Source: an optimization exercise on an open RTL-to-GDS flow (aim: small area, a short achievable clock period and few clock cycles per item). Production flows keep margins and buffers that such runs may drop. At most, simulation tests tie the RTL to the original design; equivalence was not proved. The series may have gaps, and a smaller design here may also do less where the tests do not look. For run 2, only the layout was checked, not whether the RTL still works.

==> design.v <==
module ysyx_041461_CSA(
    input  wire [0:0] a   ,
    input  wire [0:0] b   ,
    input  wire [0:0] cin ,
    output wire [0:0] cout,
    output wire [0:0] s
);
assign s = a ^ b ^ cin;
assign cout = a & b | b & cin | a & cin;
endmodule
module ysyx_041461_Booth_core(
    input  wire  [2:0]    Booth_core_src,
    input  wire  [127:0]  Booth_core_x  ,
    output reg   [127:0]  Booth_core_p  ,
    output reg   [0:0]    Booth_core_c
);
wire [0:0] y_add;
wire [0:0] y;
wire [0:0] y_sub;
wire [0:0] sel_negative;
wire [0:0] sel_double_negative;
wire [0:0] sel_positive;
wire [0:0] sel_double_positive;
assign y_add = Booth_core_src[2:2];
assign y = Booth_core_src[1:1];
assign y_sub = Booth_core_src[0:0];
assign sel_negative =  y_add & (y & ~y_sub | ~y & y_sub);
assign sel_positive = ~y_add & (y & ~y_sub | ~y & y_sub);
assign sel_double_negative =  y_add & ~y & ~y_sub;
assign sel_double_positive = ~y_add &  y &  y_sub;
always@(*) begin
    if(sel_negative == 1'b1) begin
        Booth_core_p = ~Booth_core_x;
        Booth_core_c = 1'b1;
    end
    else if(sel_positive == 1'b1) begin
        Booth_core_p = Booth_core_x;
        Booth_core_c = 1'b0;
    end
    else if(sel_double_negative == 1'b1) begin
        Booth_core_p = ~(Booth_core_x << 1);
        Booth_core_c = 1'b1;
    end
    else if(sel_double_positive == 1'b1) begin
        Booth_core_p = Booth_core_x << 1;
        Booth_core_c = 1'b0;
    end
    else begin
        Booth_core_p = 128'b0;
        Booth_core_c = 1'b0;
    end
end
endmodule
module ysyx_041461_Walloc_33bits(
    input  wire   [0:0]  clk               ,
    input  wire   [0:0]  rst               ,
    input  wire   [32:0] Walloc_33bits_src ,
    input  wire   [10:0] Walloc_33bits_cin2,
    input  wire   [6:0]  Walloc_33bits_cin3,
    input  wire   [4:0]  Walloc_33bits_cin4,
    input  wire   [2:0]  Walloc_33bits_cin5,
    input  wire   [1:0]  Walloc_33bits_cin6,
    input  wire   [1:0]  Walloc_33bits_cin7,
    input  wire   [0:0]  Walloc_33bits_cin8,
    output wire   [10:0] Walloc_33bits_cout1,
    output wire   [6:0]  Walloc_33bits_cout2,
    output wire   [4:0]  Walloc_33bits_cout3,
    output wire   [2:0]  Walloc_33bits_cout4,
    output wire   [1:0]  Walloc_33bits_cout5,
    output wire   [1:0]  Walloc_33bits_cout6,
    output wire   [0:0]  Walloc_33bits_cout7,
    output wire   [0:0]  Walloc_33bits_cout ,
    output wire   [0:0]  Walloc_33bits_sout
);
wire [10:0] sout1;
genvar i;
generate
    for(i = 0; i < 11; i = i + 1) begin: first
        ysyx_041461_CSA CSA(
            .a    (Walloc_33bits_src[3*i:3*i]),
            .b    (Walloc_33bits_src[3*i + 1:3*i + 1]),
            .cin  (Walloc_33bits_src[3*i + 2:3*i + 2]),
            .cout (Walloc_33bits_cout1[i:i]),
            .s    (sout1[i:i])
        );
    end
endgenerate
wire [21:0] src2;
wire [7:0] sout2;
assign src2 = {Walloc_33bits_cin2, sout1};
assign sout2[7:7] = src2[21:21];
genvar j;
generate
    for(j = 0; j < 7; j = j + 1) begin: second
        ysyx_041461_CSA CSA(
            .a    (src2[3*j:3*j]),
            .b    (src2[3*j + 1:3*j + 1]),
            .cin  (src2[3*j + 2:3*j + 2]),
            .cout (Walloc_33bits_cout2[j:j]),
            .s    (sout2[j:j])
        );
    end
endgenerate
reg  [14:0] src3;
wire [4:0] sout3;
always@(posedge clk or posedge rst) begin
    if(rst == 1'b1) begin
        src3 <= 15'b0;
    end
    else begin
        src3 <= {Walloc_33bits_cin3, sout2};
    end
end
genvar k;
generate
    for(k = 0; k < 5; k = k + 1) begin: thrid
        ysyx_041461_CSA CSA(
            .a    (src3[3*k:3*k]),
            .b    (src3[3*k + 1:3*k + 1]),
            .cin  (src3[3*k + 2:3*k + 2]),
            .cout (Walloc_33bits_cout3[k:k]),
            .s    (sout3[k:k])
        );
    end
endgenerate
wire [9:0] src4;
wire [3:0] sout4;
assign src4 = {Walloc_33bits_cin4, sout3};
assign sout4[3:3] = src4[9:9];
genvar m;
generate
    for(m = 0; m < 3; m = m + 1) begin: fourth
        ysyx_041461_CSA CSA(
            .a    (src4[3*m:3*m]),
            .b    (src4[3*m + 1:3*m + 1]),
            .cin  (src4[3*m + 2:3*m + 2]),
            .cout (Walloc_33bits_cout4[m:m]),
            .s    (sout4[m:m])
        );
    end
endgenerate
reg  [6:0] src5;
wire [2:0] sout5;
assign sout5[2:2] = src5[6:6];
always@(posedge clk or posedge rst) begin
    if(rst == 1'b1) begin
        src5 <= 7'b0;
    end
    else begin
        src5 <= {Walloc_33bits_cin5, sout4};
    end
end
genvar n;
generate
    for(n = 0; n < 2; n = n + 1) begin: fifth
        ysyx_041461_CSA CSA(
            .a    (src5[3*n:3*n]),
            .b    (src5[3*n + 1:3*n + 1]),
            .cin  (src5[3*n + 2:3*n + 2]),
            .cout (Walloc_33bits_cout5[n:n]),
            .s    (sout5[n:n])
        );
    end
endgenerate
wire [5:0] src6;
wire [1:0] sout6;
assign src6 = {Walloc_33bits_cin6, sout5, 1'b0};
genvar r;
generate
    for(r = 0; r < 2; r = r + 1) begin: sixth
        ysyx_041461_CSA CSA(
            .a    (src6[3*r:3*r]),
            .b    (src6[3*r + 1:3*r + 1]),
            .cin  (src6[3*r + 2:3*r + 2]),
            .cout (Walloc_33bits_cout6[r:r]),
            .s    (sout6[r:r])
        );
    end
endgenerate
reg  [3:0] src7;
wire [1:0] sout7;
assign sout7[1:1] = src7[3:3];
always@(posedge clk or posedge rst) begin
    if(rst == 1'b1) begin
        src7 <= 4'b0;
    end
    else begin
        src7 <= {Walloc_33bits_cin7, sout6};
    end
end
ysyx_041461_CSA CSA7(
    .a    (src7[0:0]),
    .b    (src7[1:1]),
    .cin  (src7[2:2]),
    .cout (Walloc_33bits_cout7),
    .s    (sout7[0:0])
);
wire [2:0] src8;
assign src8 = {Walloc_33bits_cin8, sout7};
ysyx_041461_CSA CSA8(
    .a    (src8[0:0]),
    .b    (src8[1:1]),
    .cin  (src8[2:2]),
    .cout (Walloc_33bits_cout),
    .s    (Walloc_33bits_sout)
);
endmodule
module ysyx_041461_MUL(
    input  wire   [0:0]  clk             ,
    input  wire   [0:0]  rst             ,
    input  wire   [0:0]  MUL_valid_in    ,
    input  wire   [1:0]  MUL_signed      ,
    input  wire   [63:0] MUL_multiplicand,
    input  wire   [63:0] MUL_multiplier  ,
    output reg    [0:0]  MUL_valid_out   ,
    output wire   [63:0] MUL_result_hi   ,
    output wire   [63:0] MUL_result_lo
);
reg [127:0] multiplicand;
reg [65:0] multiplier;
always@(*) begin
    case(MUL_signed)
        2'b00: begin
            multiplicand = {64'b0, MUL_multiplicand};
            multiplier = {2'b0, MUL_multiplier};
        end
        2'b10: begin
            multiplicand = {{64{MUL_multiplicand[63:63]}}, MUL_multiplicand};
            multiplier = {2'b0, MUL_multiplier};
        end
        2'b11: begin
            multiplicand = {{64{MUL_multiplicand[63:63]}}, MUL_multiplicand};
            multiplier = {{2{MUL_multiplier[63:63]}}, MUL_multiplier};
        end
        default: begin
            multiplicand = 128'b0;
            multiplier = 66'b0;
        end
    endcase
end
wire [127:0] Booth_core_p [32:0];
wire [0:0] Booth_core_c [32:0];
ysyx_041461_Booth_core Booth_core0(
    .Booth_core_src ({multiplier[1:0], 1'b0}),
    .Booth_core_x   (multiplicand),
    .Booth_core_p   (Booth_core_p[0]),
    .Booth_core_c   (Booth_core_c[0])
);
genvar i;
generate  
    for(i = 2; i < 65; i = i + 2) begin: Booth_core
        ysyx_041461_Booth_core Booth_core(
            .Booth_core_src (multiplier[i + 1:i - 1]),
            .Booth_core_x   (multiplicand << i      ),
            .Booth_core_p   (Booth_core_p[i / 2]),
            .Booth_core_c   (Booth_core_c[i / 2])
        );
   	end 
endgenerate
reg [32:0] switch_out [127:0];
reg [32:0] switch_c;
genvar j, k, m;
generate
    for(j = 0; j < 128; j = j + 1) begin: switch1
        for(k = 0; k < 33; k = k + 1) begin: switch2
            always@(posedge clk or posedge rst) begin
                if(rst == 1'b1) begin
                    switch_out[j][k] <= 1'b0;
                end
                else begin
                    switch_out[j][k] <= Booth_core_p[k][j];
                end
            end
        end
    end
endgenerate
generate
    for(m = 0; m < 33; m = m + 1) begin: switch3
        always@(posedge clk or posedge rst) begin
            if(rst == 1'b1) begin
                switch_c[m] <= 1'b0;
            end
            else begin
                switch_c[m] <= Booth_core_c[m];
            end
        end
    end
endgenerate
wire   [10:0] Walloc_33bits_cout1 [127:0];
wire   [6:0]  Walloc_33bits_cout2 [127:0];
wire   [4:0]  Walloc_33bits_cout3 [127:0];
wire   [2:0]  Walloc_33bits_cout4 [127:0];
wire   [1:0]  Walloc_33bits_cout5 [127:0];
wire   [1:0]  Walloc_33bits_cout6 [127:0];
wire   [0:0]  Walloc_33bits_cout7 [127:0];
wire   [0:0]  Walloc_33bits_cout  [127:0];
wire   [0:0]  Walloc_33bits_sout  [127:0];
ysyx_041461_Walloc_33bits Walloc0(
    .clk                 (clk),
    .rst                 (rst),
    .Walloc_33bits_src   (switch_out[0]  ),
    .Walloc_33bits_cin2  (switch_c[10:0] ),
    .Walloc_33bits_cin3  (switch_c[17:11]),
    .Walloc_33bits_cin4  (switch_c[22:18]),
    .Walloc_33bits_cin5  (switch_c[25:23]),
    .Walloc_33bits_cin6  (switch_c[27:26]),
    .Walloc_33bits_cin7  (switch_c[29:28]),
    .Walloc_33bits_cin8  (switch_c[30:30]),
    .Walloc_33bits_cout1 (Walloc_33bits_cout1[0]),
    .Walloc_33bits_cout2 (Walloc_33bits_cout2[0]),
    .Walloc_33bits_cout3 (Walloc_33bits_cout3[0]),
    .Walloc_33bits_cout4 (Walloc_33bits_cout4[0]),
    .Walloc_33bits_cout5 (Walloc_33bits_cout5[0]),
    .Walloc_33bits_cout6 (Walloc_33bits_cout6[0]),
    .Walloc_33bits_cout7 (Walloc_33bits_cout7[0]),
    .Walloc_33bits_cout  (Walloc_33bits_cout [0]),
    .Walloc_33bits_sout  (Walloc_33bits_sout [0])
);
genvar t;
generate  
    for(t = 1; t < 128; t = t + 1) begin: Walloc
        ysyx_041461_Walloc_33bits Walloc(
            .clk                 (clk),
            .rst                 (rst),
            .Walloc_33bits_src   (switch_out[t]  ),
            .Walloc_33bits_cin2  (Walloc_33bits_cout1[t-1]),
            .Walloc_33bits_cin3  (Walloc_33bits_cout2[t-1]),
            .Walloc_33bits_cin4  (Walloc_33bits_cout3[t-1]),
            .Walloc_33bits_cin5  (Walloc_33bits_cout4[t-1]),
            .Walloc_33bits_cin6  (Walloc_33bits_cout5[t-1]),
            .Walloc_33bits_cin7  (Walloc_33bits_cout6[t-1]),
            .Walloc_33bits_cin8  (Walloc_33bits_cout7[t-1]),
            .Walloc_33bits_cout1 (Walloc_33bits_cout1[t]),
            .Walloc_33bits_cout2 (Walloc_33bits_cout2[t]),
            .Walloc_33bits_cout3 (Walloc_33bits_cout3[t]),
            .Walloc_33bits_cout4 (Walloc_33bits_cout4[t]),
            .Walloc_33bits_cout5 (Walloc_33bits_cout5[t]),
            .Walloc_33bits_cout6 (Walloc_33bits_cout6[t]),
            .Walloc_33bits_cout7 (Walloc_33bits_cout7[t]),
            .Walloc_33bits_cout  (Walloc_33bits_cout [t]),
            .Walloc_33bits_sout  (Walloc_33bits_sout [t])
        );
   	end 
endgenerate
reg [127:0] adder_src1;
reg [127:0] adder_src2;
integer r;
always@(posedge clk or posedge rst) begin
    if(rst == 1'b1) begin
        adder_src1 <= 128'b0;
        adder_src2 <= 128'b0;
    end
    else begin
        adder_src1[0:0] <= switch_c[31:31];
        adder_src2[0:0] <= Walloc_33bits_sout[0];
        for(r = 1; r < 128; r = r + 1) begin
            adder_src1[r] <= Walloc_33bits_cout[r - 1];
            adder_src2[r] <= Walloc_33bits_sout[r];
        end
    end
end
assign {MUL_result_hi, MUL_result_lo} = adder_src1 + adder_src2 + {127'b0, switch_c[32:32]};
reg [2:0] state; 
always@(posedge clk or posedge rst) begin
    if(rst == 1'b1) begin
        state <= 3'b0;
    end
    else begin
        if(state == 3'b0) begin
            if(MUL_valid_in == 1'b1) begin
                state <= state + 1'b1;
            end
            else begin
                state <= state;
            end
        end
        else if(state == 3'd5) begin
            state <= 3'b0;
        end
        else begin
            state <= state + 1'b1;
        end
    end
end
always@(*) begin
    if(state == 3'd5) begin
        MUL_valid_out = 1'b1;
    end
    else begin
        MUL_valid_out = 1'b0;
    end
end
endmodule
==> run.sh <==
#!/bin/bash
# synth_recipe.tcl (not shown) runs the flow's synth.tcl, then flattens the netlist and writes it again
# the make line also repeats each setting of config.mk as NAME=value (left out here)
make -C /OpenROAD-flow-scripts/flow DESIGN_CONFIG=/design/flow/config.mk WORK_HOME=/design/flow/orfs CLKGATE_MAP_FILE= SYNTH_SCRIPT=/design/flow/synth_recipe.tcl finish
==> config.mk <==
export PLATFORM = sky130hd
export DESIGN_NAME = ysyx_041461_MUL
export DESIGN_NICKNAME = ysyx_041461_MUL
export VERILOG_FILES = /design/flow/design.v
export SDC_FILE = /design/flow/constraint.sdc
export NUM_CORES = 4
export LEC_CHECK = 0
export CAP_MARGIN = 20
export CELL_PAD_IN_SITES_DETAIL_PLACEMENT = 1
export CELL_PAD_IN_SITES_GLOBAL_PLACEMENT = 2
export CORE_MARGIN = 2
export CORE_UTILIZATION = 30
export SLEW_MARGIN = 20
==> constraint.sdc <==
create_clock -name core_clock -period 8.0 [get_ports {clk}]
set_input_delay 1.6000 -clock core_clock [delete_from_list [all_inputs] [get_ports {clk}]]
set_output_delay 1.6000 -clock core_clock [all_outputs]
set_load 0.01 [all_outputs]
Fig. 1: run 1, wiring heat map
24 x 24 tiles, from black (low) to pale yellow (high), scaled to the fullest tile. Values are wire area over tile area, all layers added.
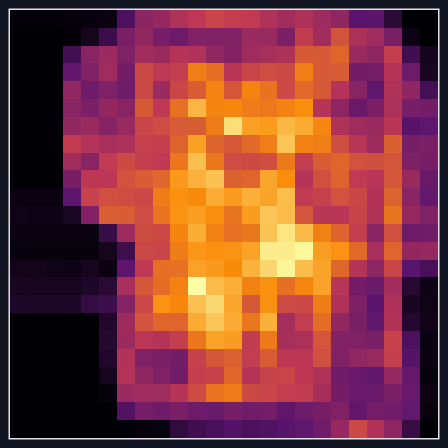
mean over tiles	0.23
densest ninth of the die	centre
emptiest ninth of the die	south-west
nearly empty tiles	14%
tiles over half the peak	40%
Total GRT Usage: 0.272
final WL: 1290000 µm
vias: 192000
routed len/inst: 34.1 µm

Fig. 2: run 1, the metal 3 layer
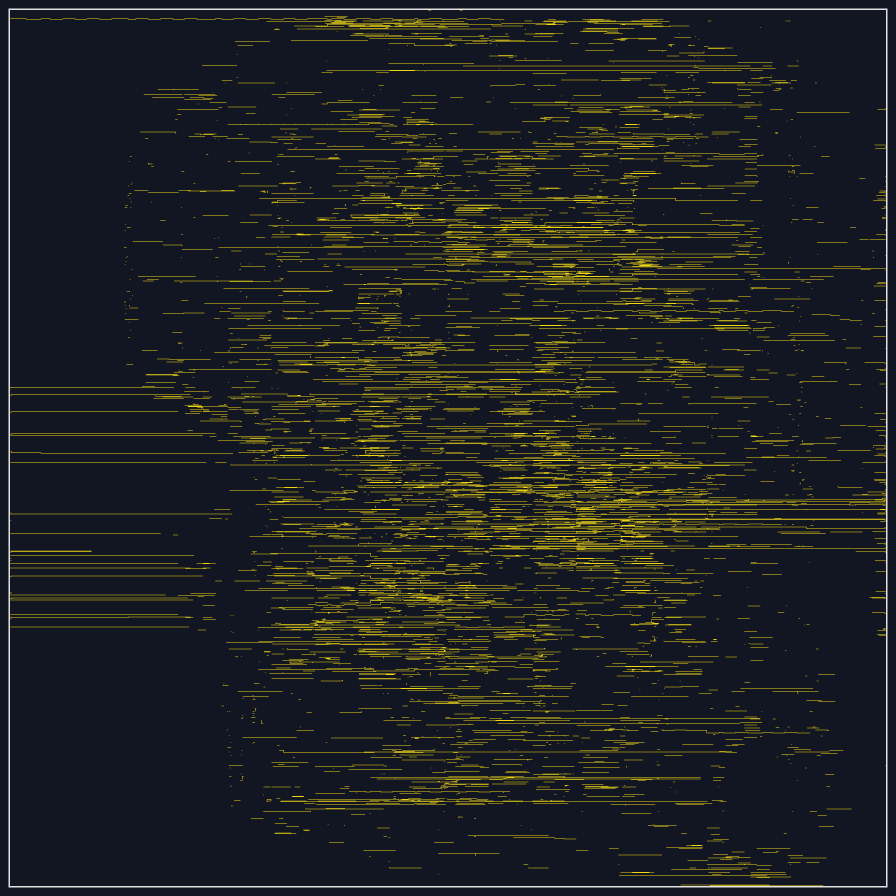
nets with wire on the layer	1652
wire length on this layer	96.1 mm
main direction	horizontal
longest straight run	462 µm
share of all routed wire	7.5%

Fig. 3: run 1, wires at chosen ports, followed through buffers
Bar = 200 µm.
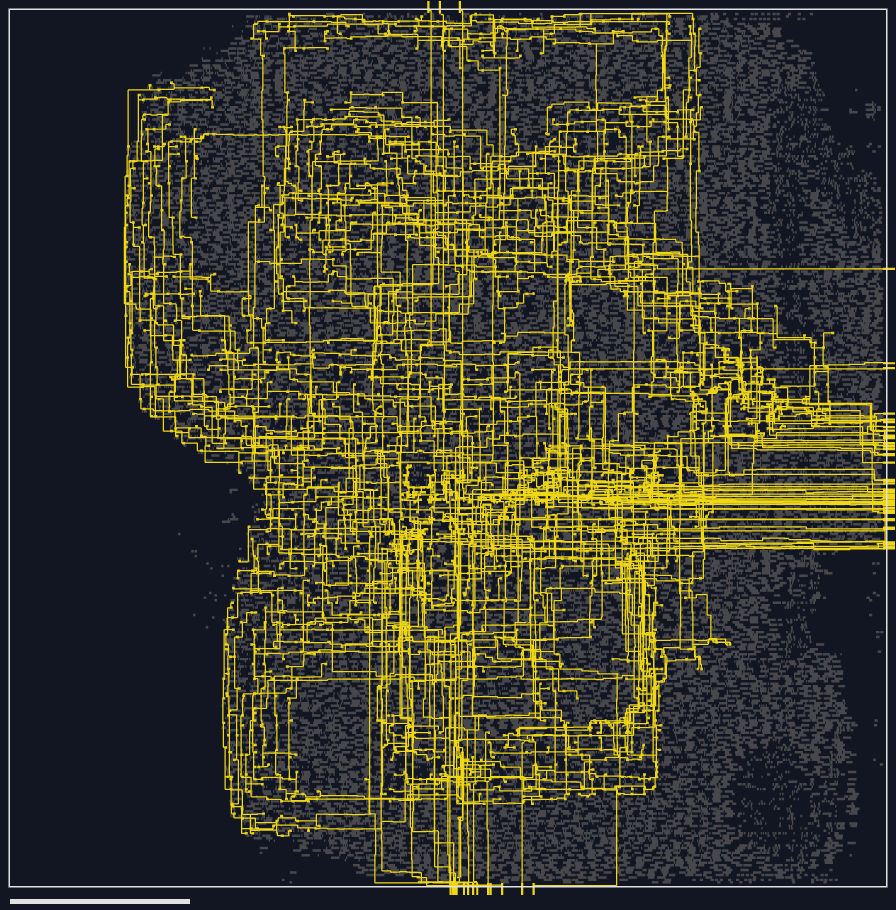
colour	port	direction	edge	end cells	buffers	wire
yellow	`MUL_multiplier`	input	46 east, 15 south, 3 north	2602	140	109 mm

Fig. 4: run 1, congestion heat map
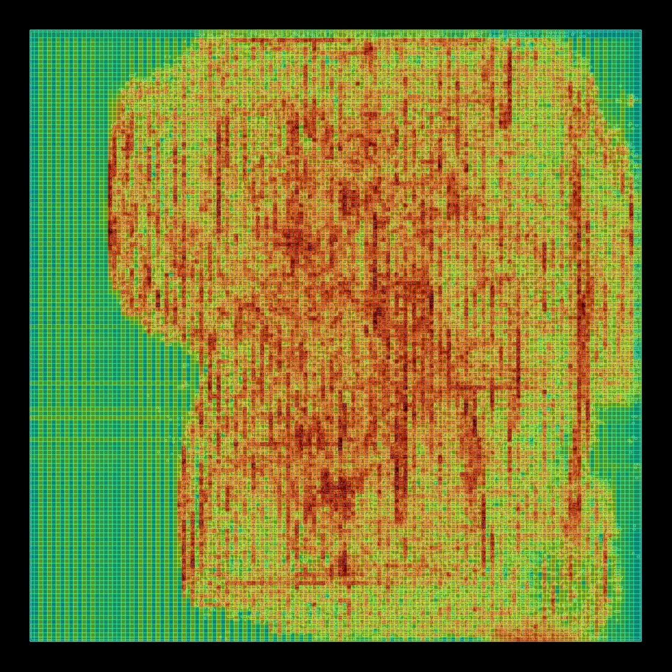
GR Layer Usage met1: 0.374
Util after Layout: 0.343
GR Layer Usage met3: 0.0621
met2 usage: 0.408

==> run 1: cells in the final DEF (no fill, tap or decap), types with 12 or more instances in the layout <==
master | netlist | routed
dfrtp_1 | 5201 | 5198
inv_1 | 4818 | 4804
nor2_1 | 4143 | 4111
fa_1 | 3042 | 3040
xor2_1 | 2038 | 2006
a221oi_1 | 1969 | 1969
clkbuf_16 | 0 | 655
buf_4 | 4 | 547
a21oi_1 | 402 | 401
ha_1 | 254 | 254
nand2_1 | 210 | 200
clkdlybuf4s50_1 | 0 | 162
xnor2_1 | 161 | 160
o21ai_0 | 157 | 156
diode_2 | 0 | 147
clkbuf_8 | 0 | 143
buf_12 | 0 | 127
clkbuf_1 | 1647 | 124
nor3_1 | 120 | 116
clkinv_2 | 0 | 101
a211oi_1 | 86 | 68
a21o_1 | 62 | 62
nand4_1 | 62 | 62
and3_1 | 61 | 61
bufinv_16 | 0 | 49
or2_2 | 50 | 45
o21bai_1 | 41 | 40
nor2_4 | 0 | 32
xor2_4 | 0 | 31
nand3_1 | 30 | 30
o22ai_1 | 23 | 23
o21a_1 | 22 | 22
nor4_1 | 29 | 21
a31oi_1 | 19 | 19
a211oi_2 | 2 | 17
o21ai_1 | 15 | 16
clkinvlp_4 | 0 | 14
a21boi_0 | 12 | 12
inv_6 | 0 | 12
==> run 1: final cells by class <==
class                    count  area (µm²)
diodes                     147         368
clock inverters            181        2270
fillers                 101000      614000
repair buffers             840        8320
inverters                 4820       18100
clock buffers              922       18800
multi-input cells        13200      126000
well taps                12500       15600
flip-flops and latches    5201      130000
==> run 1: logic make-up after synthesis <==
| kind of cell | synth area share |
|---|---|
| xor+xnor | 0.0686 |
| compound gates | 0.0822 |
| buf+inv | 0.0905 |
| mux | 0.0000713 |
| fa+ha+maj | 0.228 |
| flops | 0.463 |
| simple gates | 0.0669 |
| other cells | 0.0000134 |
==> run 1: how the worst max path moves through the flow <==
stage	slack, ps	to	startpoint	cells after the start
floorplan	-66140	Walloc0.src3[0]$_DFF_PP0_	rst[0]	1
global placement	680	MUL_result_hi[16]	switch_c[32]$_DFF_PP0_	13
detailed placement	760	MUL_result_hi[16]	switch_c[32]$_DFF_PP0_	13
CTS	40	MUL_result_hi[27]	adder_src1[20]$_DFF_PP0_	12
global route	60	MUL_result_hi[59]	adder_src2[20]$_DFF_PP0_	14
finish	230	MUL_result_hi[43]	adder_src1[0]$_DFF_PP0_	13
==> impl_results.md, run 1 <==
* Worst r2r src: switch_c[31]$_DFF_PP0_
* R2r endpoint: Walloc[36].Walloc.src3[3]$_DFF_PP0_
* Largest net degree at the start of global routing at between 150 and 200
* Synthesized flop and latch total at ~5200
* Sink Count at roughly 5200
* Worst slew pin tran at between 1000 and 1500 ps
* Crit path top cell by count: a21oi_1
* CTS H-Tree Depth at 6
* Hold Path Stages at 0
* CP Class: flop to output pin
* Status: complete, no violations
* CP arrival at 6170 ps
* Top Family by Delay on Critical Path: compound AO/OA/AOI/OAI gates
* Crit path required time at 6400 ps
* Hold Vio Cnt, Final at 0
* IO Port Bufs at around 260
* Reg2Reg Depth at 5
* Crit share post-route at 0.972
* Non-Filler Instances at 37800
* Vias/cell at just over 5
* Clock Skews at between 90 and 100 ps
* Die area at 944000 µm²
* CTS Root Cell: clkbuf_16
* Insertion delay to the later sink of the worst-skew pair at 1110 ps
* Synth Warn # at 5
* DPL Wire Length at 912000 µm
* CTS resizes at 7
* Avg Inst Size Synth at 11.2 µm²
* Worst Slack Setup Final at between 200 and 250 ps
* TritonCTS clock tree: done
* Routed length on met3 at 96100 µm
* Vert. Die Dim at around 970 µm
* Post-route setup TNS at 0 ps
* Total iterations of the first detailed-routing run at 6
* Initial Utilization at 0.301
* RSZ-0062 raised after global routing: false
* Drt drc at 0
* WL met2 at 561000 µm
* Largest registers: switch_out (2176), Walloc.Walloc.src3 (1318), Walloc.Walloc.src5 (883)
* Worst-path fanout max at 3
* WL met1 at 558000 µm
* Global route overflow at 0
* Place WS at 762 ps
* Clk pin slew, worst setup/hold paths at 60 ps
* Num CTS Buffers at between 600 and 700
* Die X at 971 µm
* Ys flop type: dfrtp_1
* Layout area overhead at 14.0%
* Max-cap viol count at 0
* # Post-CTS Setup Buffers at 0
* GPL Wtd Cong at 0.921
* Critical path, cell by cell: fa_1 > a211oi_1 > o211ai_2 > nand3b_1 > a21oi_1 > o311ai_4 > a31oi_1 > buf_4 > o21ai_0 > nand2_1 > a21oi_1 > xnor2_1 > clkdlybuf4s50_1
* Share of layout cells above drive strength 1 at 0.0746
* Post-Syn Nets at around 29000
* Relative slew slack at 0.0210
* Setup violations, final at 0
* GR peak layer: met2
* Initial antenna violation count at 285
* Type of origin of the critical path: flop
Testbench counts for the RTL of run 1, summed over its fixed seeds: cycles 14,400, items 2,400.
Fig. 5: run 1, met4 routing
Cells faint in the background.
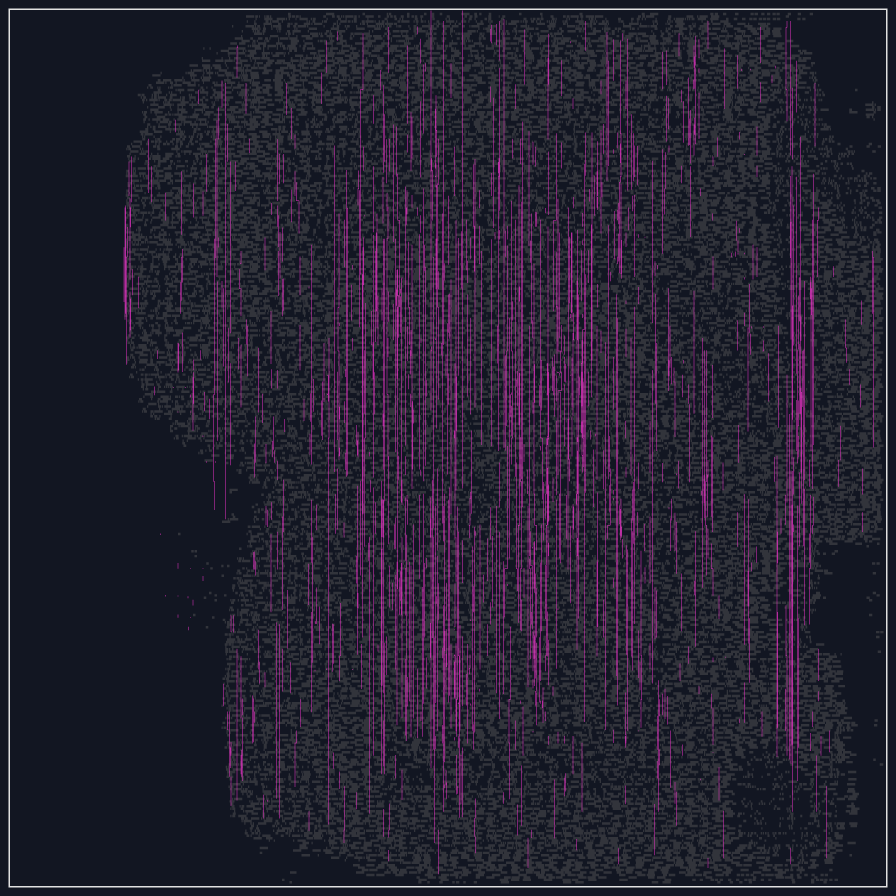

==> run 2: too many edits to list; what changed since run 1 <==
design.v: 393 -> 1721 lines; modules unchanged: 0
  ysyx_041461_MUL: edited, 186 -> 1721 lines
  removed: ysyx_041461_CSA, ysyx_041461_Booth_core, ysyx_041461_Walloc_33bits
--- a/config.mk
+++ b/config.mk
@@ -6,4 +6,5 @@
 export NUM_CORES = 4
 export LEC_CHECK = 0
+export ABC_CLOCK_PERIOD_IN_PS = 1500
 export CAP_MARGIN = 20
 export CELL_PAD_IN_SITES_DETAIL_PLACEMENT = 1
@@ -11,3 +12,4 @@
 export CORE_MARGIN = 2
 export CORE_UTILIZATION = 30
+export SETUP_SLACK_MARGIN = 5
 export SLEW_MARGIN = 20
Fig. 6: run 2, met4 routing
Cells faint in the background.
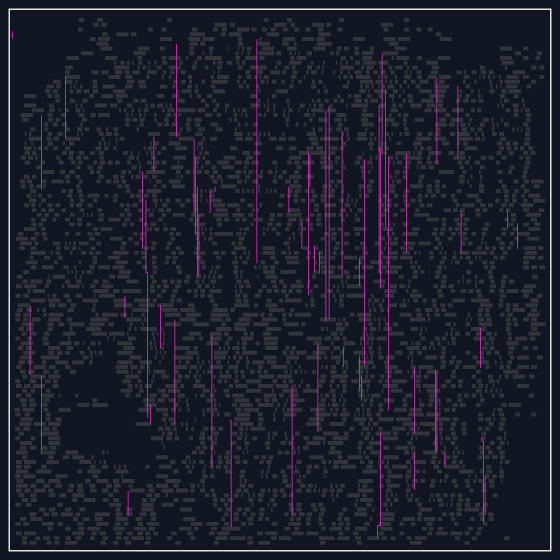
wire length on this layer	2720 µm
nets with wire on the layer	36

Fig. 7: run 2, wiring heat map
31 x 31 tiles, from black (low) to pale yellow (high), scaled to the fullest tile. Values are wire area over tile area, all layers added.
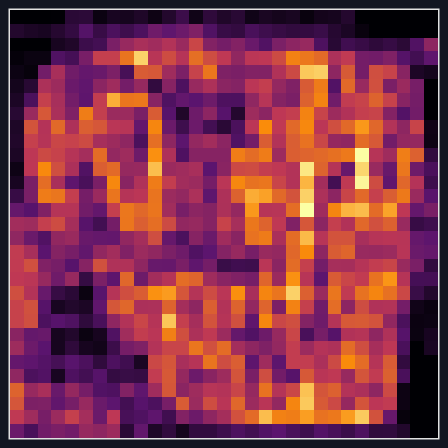
nearly empty tiles	3.9%
fullest tile	0.44
tiles over half the peak	31%
mean over tiles	0.18
vias: 24000
final WL: 107000 µm
routed len/inst: 23.3 µm

Fig. 8: run 2, congestion heat map
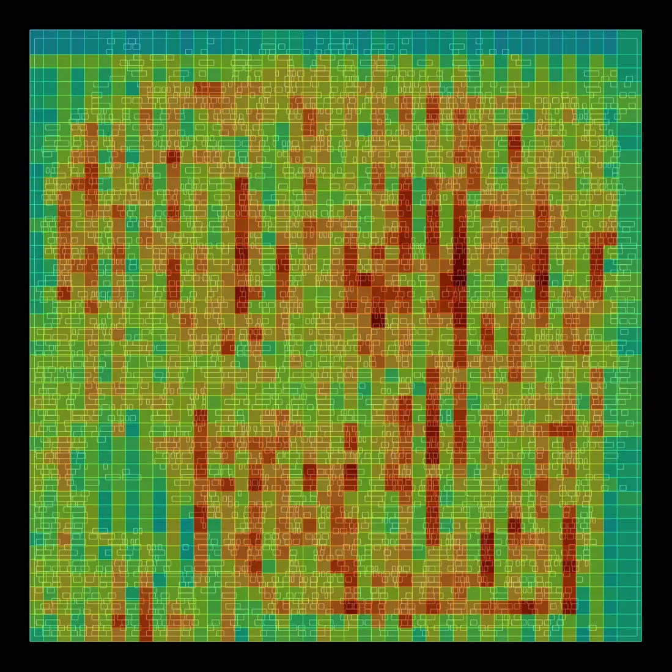
GR Layer Usage met1: 0.284
GR Layer Usage met3: 0.0336

==> run 2 against run 1 <==
Net effect: worst hold slack worse by 30 ps; first-iteration DRC count decreased by 93%; cell count fell by 88%; design area down 89%; register-to-register slack gained 760 ps; wire length down 92%; synthesized cell count fell by 87%; clock-buffer cell count is 855 lower; via count fell by 88%; maximum frequency increased by 140%.
==> impl_results.md, run 2 <==
* Largest net degree at the start of global routing at 94 (-44%)
* Commonest non-fill, non-tap cells in the layout: xnor2_1, dfxtp_1, a22oi_1
* Die X at 309 µm (-68%)
* Relative slew slack at 0.400 (+0.379)
* First-pass GRT wire length at 162000 µm
* Critical path, cell by cell: ha_4 > ha_4 > nand2_4 > or4_4 > or4_4 > a21oi_4 > nor2_4 > o31ai_4 > buf_6 > a21oi_4 > o41ai_4 > xor2_1
* Post-Syn Nets at 3425 (-88%)
* Insertion delay to the later sink of the worst-skew pair at 670 ps (-440 ps)
* Clk pin slew, worst setup/hold paths at 60 ps (about the same)
* Nets at 3606
* GPL Wtd Cong at 0.816 (-11%)
* Top cell type by total area after synthesis: dfxtp_1
* Layout area overhead at 26.6%
* Core region area at between 90000 and 100000 µm²
* Hold Vio Cnt, Final at 0 (unchanged)
* Placed cells at 4448
* Share of layout cells above drive strength 1 at 0.150 (+0.0751)
* Largest cells by area after synthesis: dfxtp_1, xnor2_1, a22oi_1
* Initial antenna violation count at 3 (-99%)
* Cell row count at 111
* Num CTS Buffers at 53 (-92%)
* Max-cap viol count at 0 (unchanged)
* Clk buf depth at 3
* Hold_buf cts at 0
* Largest registers: C (73), S (73), X (65)
* Place WS at 3850 ps (+3090 ps)
* Critical Path Sink Type: flop
* Drt drc at 0 (unchanged)
* Worst hold path type: flop to flop
* CP arrival at 3840 ps (-2330 ps)
* RSZ-0062 raised after global routing: true
* Sequential area share after synthesis at 0.288
* Total GRT Usage at 0.222 (-0.0504)
* # IOs at 262
* Vias/cell at 5.20 (+2.2%)
* Post-synth EDFFs at 0
* Avg Inst Size Synth at 8.87 µm² (-21%)
* Worst Slack Setup Final at 4730 ps (+4500 ps)
* Fmax at around 310 MHz
* Sink Count at 391 (-92%)
* Global route overflow at 0 (unchanged)
* Setup violations, final at 0 (unchanged)
* Type of origin of the critical path: flop
* Synthesized area at 27900 µm²
* Cell count after synthesis at 3147
* Min cycle time layout at roughly 3300 ps
* Most frequent cells after synthesis: xnor2_1, dfxtp_1, a22oi_1
* Crit path required time at 8570 ps (+2170 ps)
* Most common cell after layout, fill and taps aside: xnor2_1
* Vert. Die Dim at 309 µm (-68%)
* WHS at 354 ps
* Ys flop type: dfxtp_1
* Fillcell total at 10400 (-90%)
* Area after DPL at 31700 µm²
* Crit share post-route at 0.409 (-0.562)
* TritonCTS clock tree: done
* CTS H-Tree Depth at 2 (-4)
* Count leader, synth: xnor2_1
* Max incr delay on CP at 530 ps
* Non-Filler Instances at 4618 (-88%)
* Yosys cell types at 69
* Fin. max-slew vios at 0
* Status: complete, no violations
* Synth Warn # at 1 (-4)
* Drt initial violations at between 1000 and 1500
* IO Port Bufs at 261 (unchanged)
* GR peak layer: met2
* Worst-path fanout max at 5 (+2)
* Top cell type's share of synthesized area at 0.255
* Util after Layout at 0.384 (+0.0413)
* DPL Wire Length at 78800 µm (-91%)
* Slowest-stage cell, CP: or4_4
* Total iterations of the first detailed-routing run at 5 (-1)
* Clock Skews at 45.8 ps (-46.4 ps)
* Routed Antenna Nets at 0
* Number of global-route vias before repair at 25700
* Design area at 35300 µm²
* Die area at 95500 µm² (-90%)
* Initial Utilization at 0.303 (+0.00274)
* Synthesized flop and latch total at 391 (-92%)
* CP Class: flop to flop
* CTS Root Cell: clkbuf_16
* Async SR Flop Fraction at 0.0921
* Met2 usage at 0.382 (-0.0258)
* Worst slew pin tran at 900 ps (-568 ps)
* Post-route setup TNS at 0 ps (unchanged)
run 2: final cells by class:
class / count / area [µm²] / share of cell area
Multi-Input combinational cell: 2494 / 20200 / 0.573
Sequential cell: 391 / 8160 / 0.231
Timing Repair Buffer: 352 / 3220 / 0.0911
Tap cell: 1243 / 1560 / 0.0440
Clock buffer: 67 / 1500 / 0.0425
Clock inverter: 33 / 494 / 0.0140
Inverter: 36 / 135 / 0.00383
Antenna cell: 2 / 5.00 / 0.000142
run 2: per-layer routing:
| layer | share of wire | up-vias |
|---|---|---|
| li1 | - | 11400 |
| met1 | 0.45 | 12000 |
| met2 | 0.48 | 493 |
| met3 | 0.041 | 132 |
| met4 | 0.025 | 0 |
| met5 | 0 | - |
run 2: path summary, 6_finish.rpt:
kind / to / cells after the start / slack, ps / from
max: hi[58]$_DFF_P_ / 12 / 4730 / S[23]$_DFF_P_
min: ph[9]$_DFF_PP0_ / 0 / 350 / ph[8]$_DFF_PP0_
max reg2reg: hi[58]$_DFF_P_ / 12 / 4730 / S[23]$_DFF_P_
min reg2reg: ph[9]$_DFF_PP0_ / 0 / 350 / ph[8]$_DFF_PP0_
max in group asynchronous: sel_two1[0]$_DFF_PP0_ / 3 / 6260 / rst[0]
min in group asynchronous: ph[10]$_DFF_PP0_ / 3 / 1340 / rst[0]
run 2: logic make-up (layout without fill, tap and decap cells):
kind of cell,after synthesis,after routing,share of synthesized area
AND/OR/NAND/NOR,533,534,0.0864
XOR/XNOR,841,841,0.264
other,0,2,0
adder cells (fa/ha/maj),331,331,0.132
flip-flops,391,391,0.288
AO/OA/AOI/OAI,727,727,0.170
multiplexers,61,61,0.0243
buffers and inverters,263,488,0.0355
run 2: worst max-delay path, delay by kind of cell, from the launching register on:
kind / cells / cell delay (ps)
fa+ha+maj: 2 / 550
xor+xnor: 1 / 160
compound gates: 4 / 780
simple gates: 4 / 1200
buf+inv: 1 / 160
flops: 1 / 350
run 2: repair_timing:
action                                  4_1_cts  5_1_grt
pin swaps                                    53       53
buffers inserted                             34       33
gates cloned                                  1        0
endpoints found under the setup margin      268       80
resized for setup                           302      130
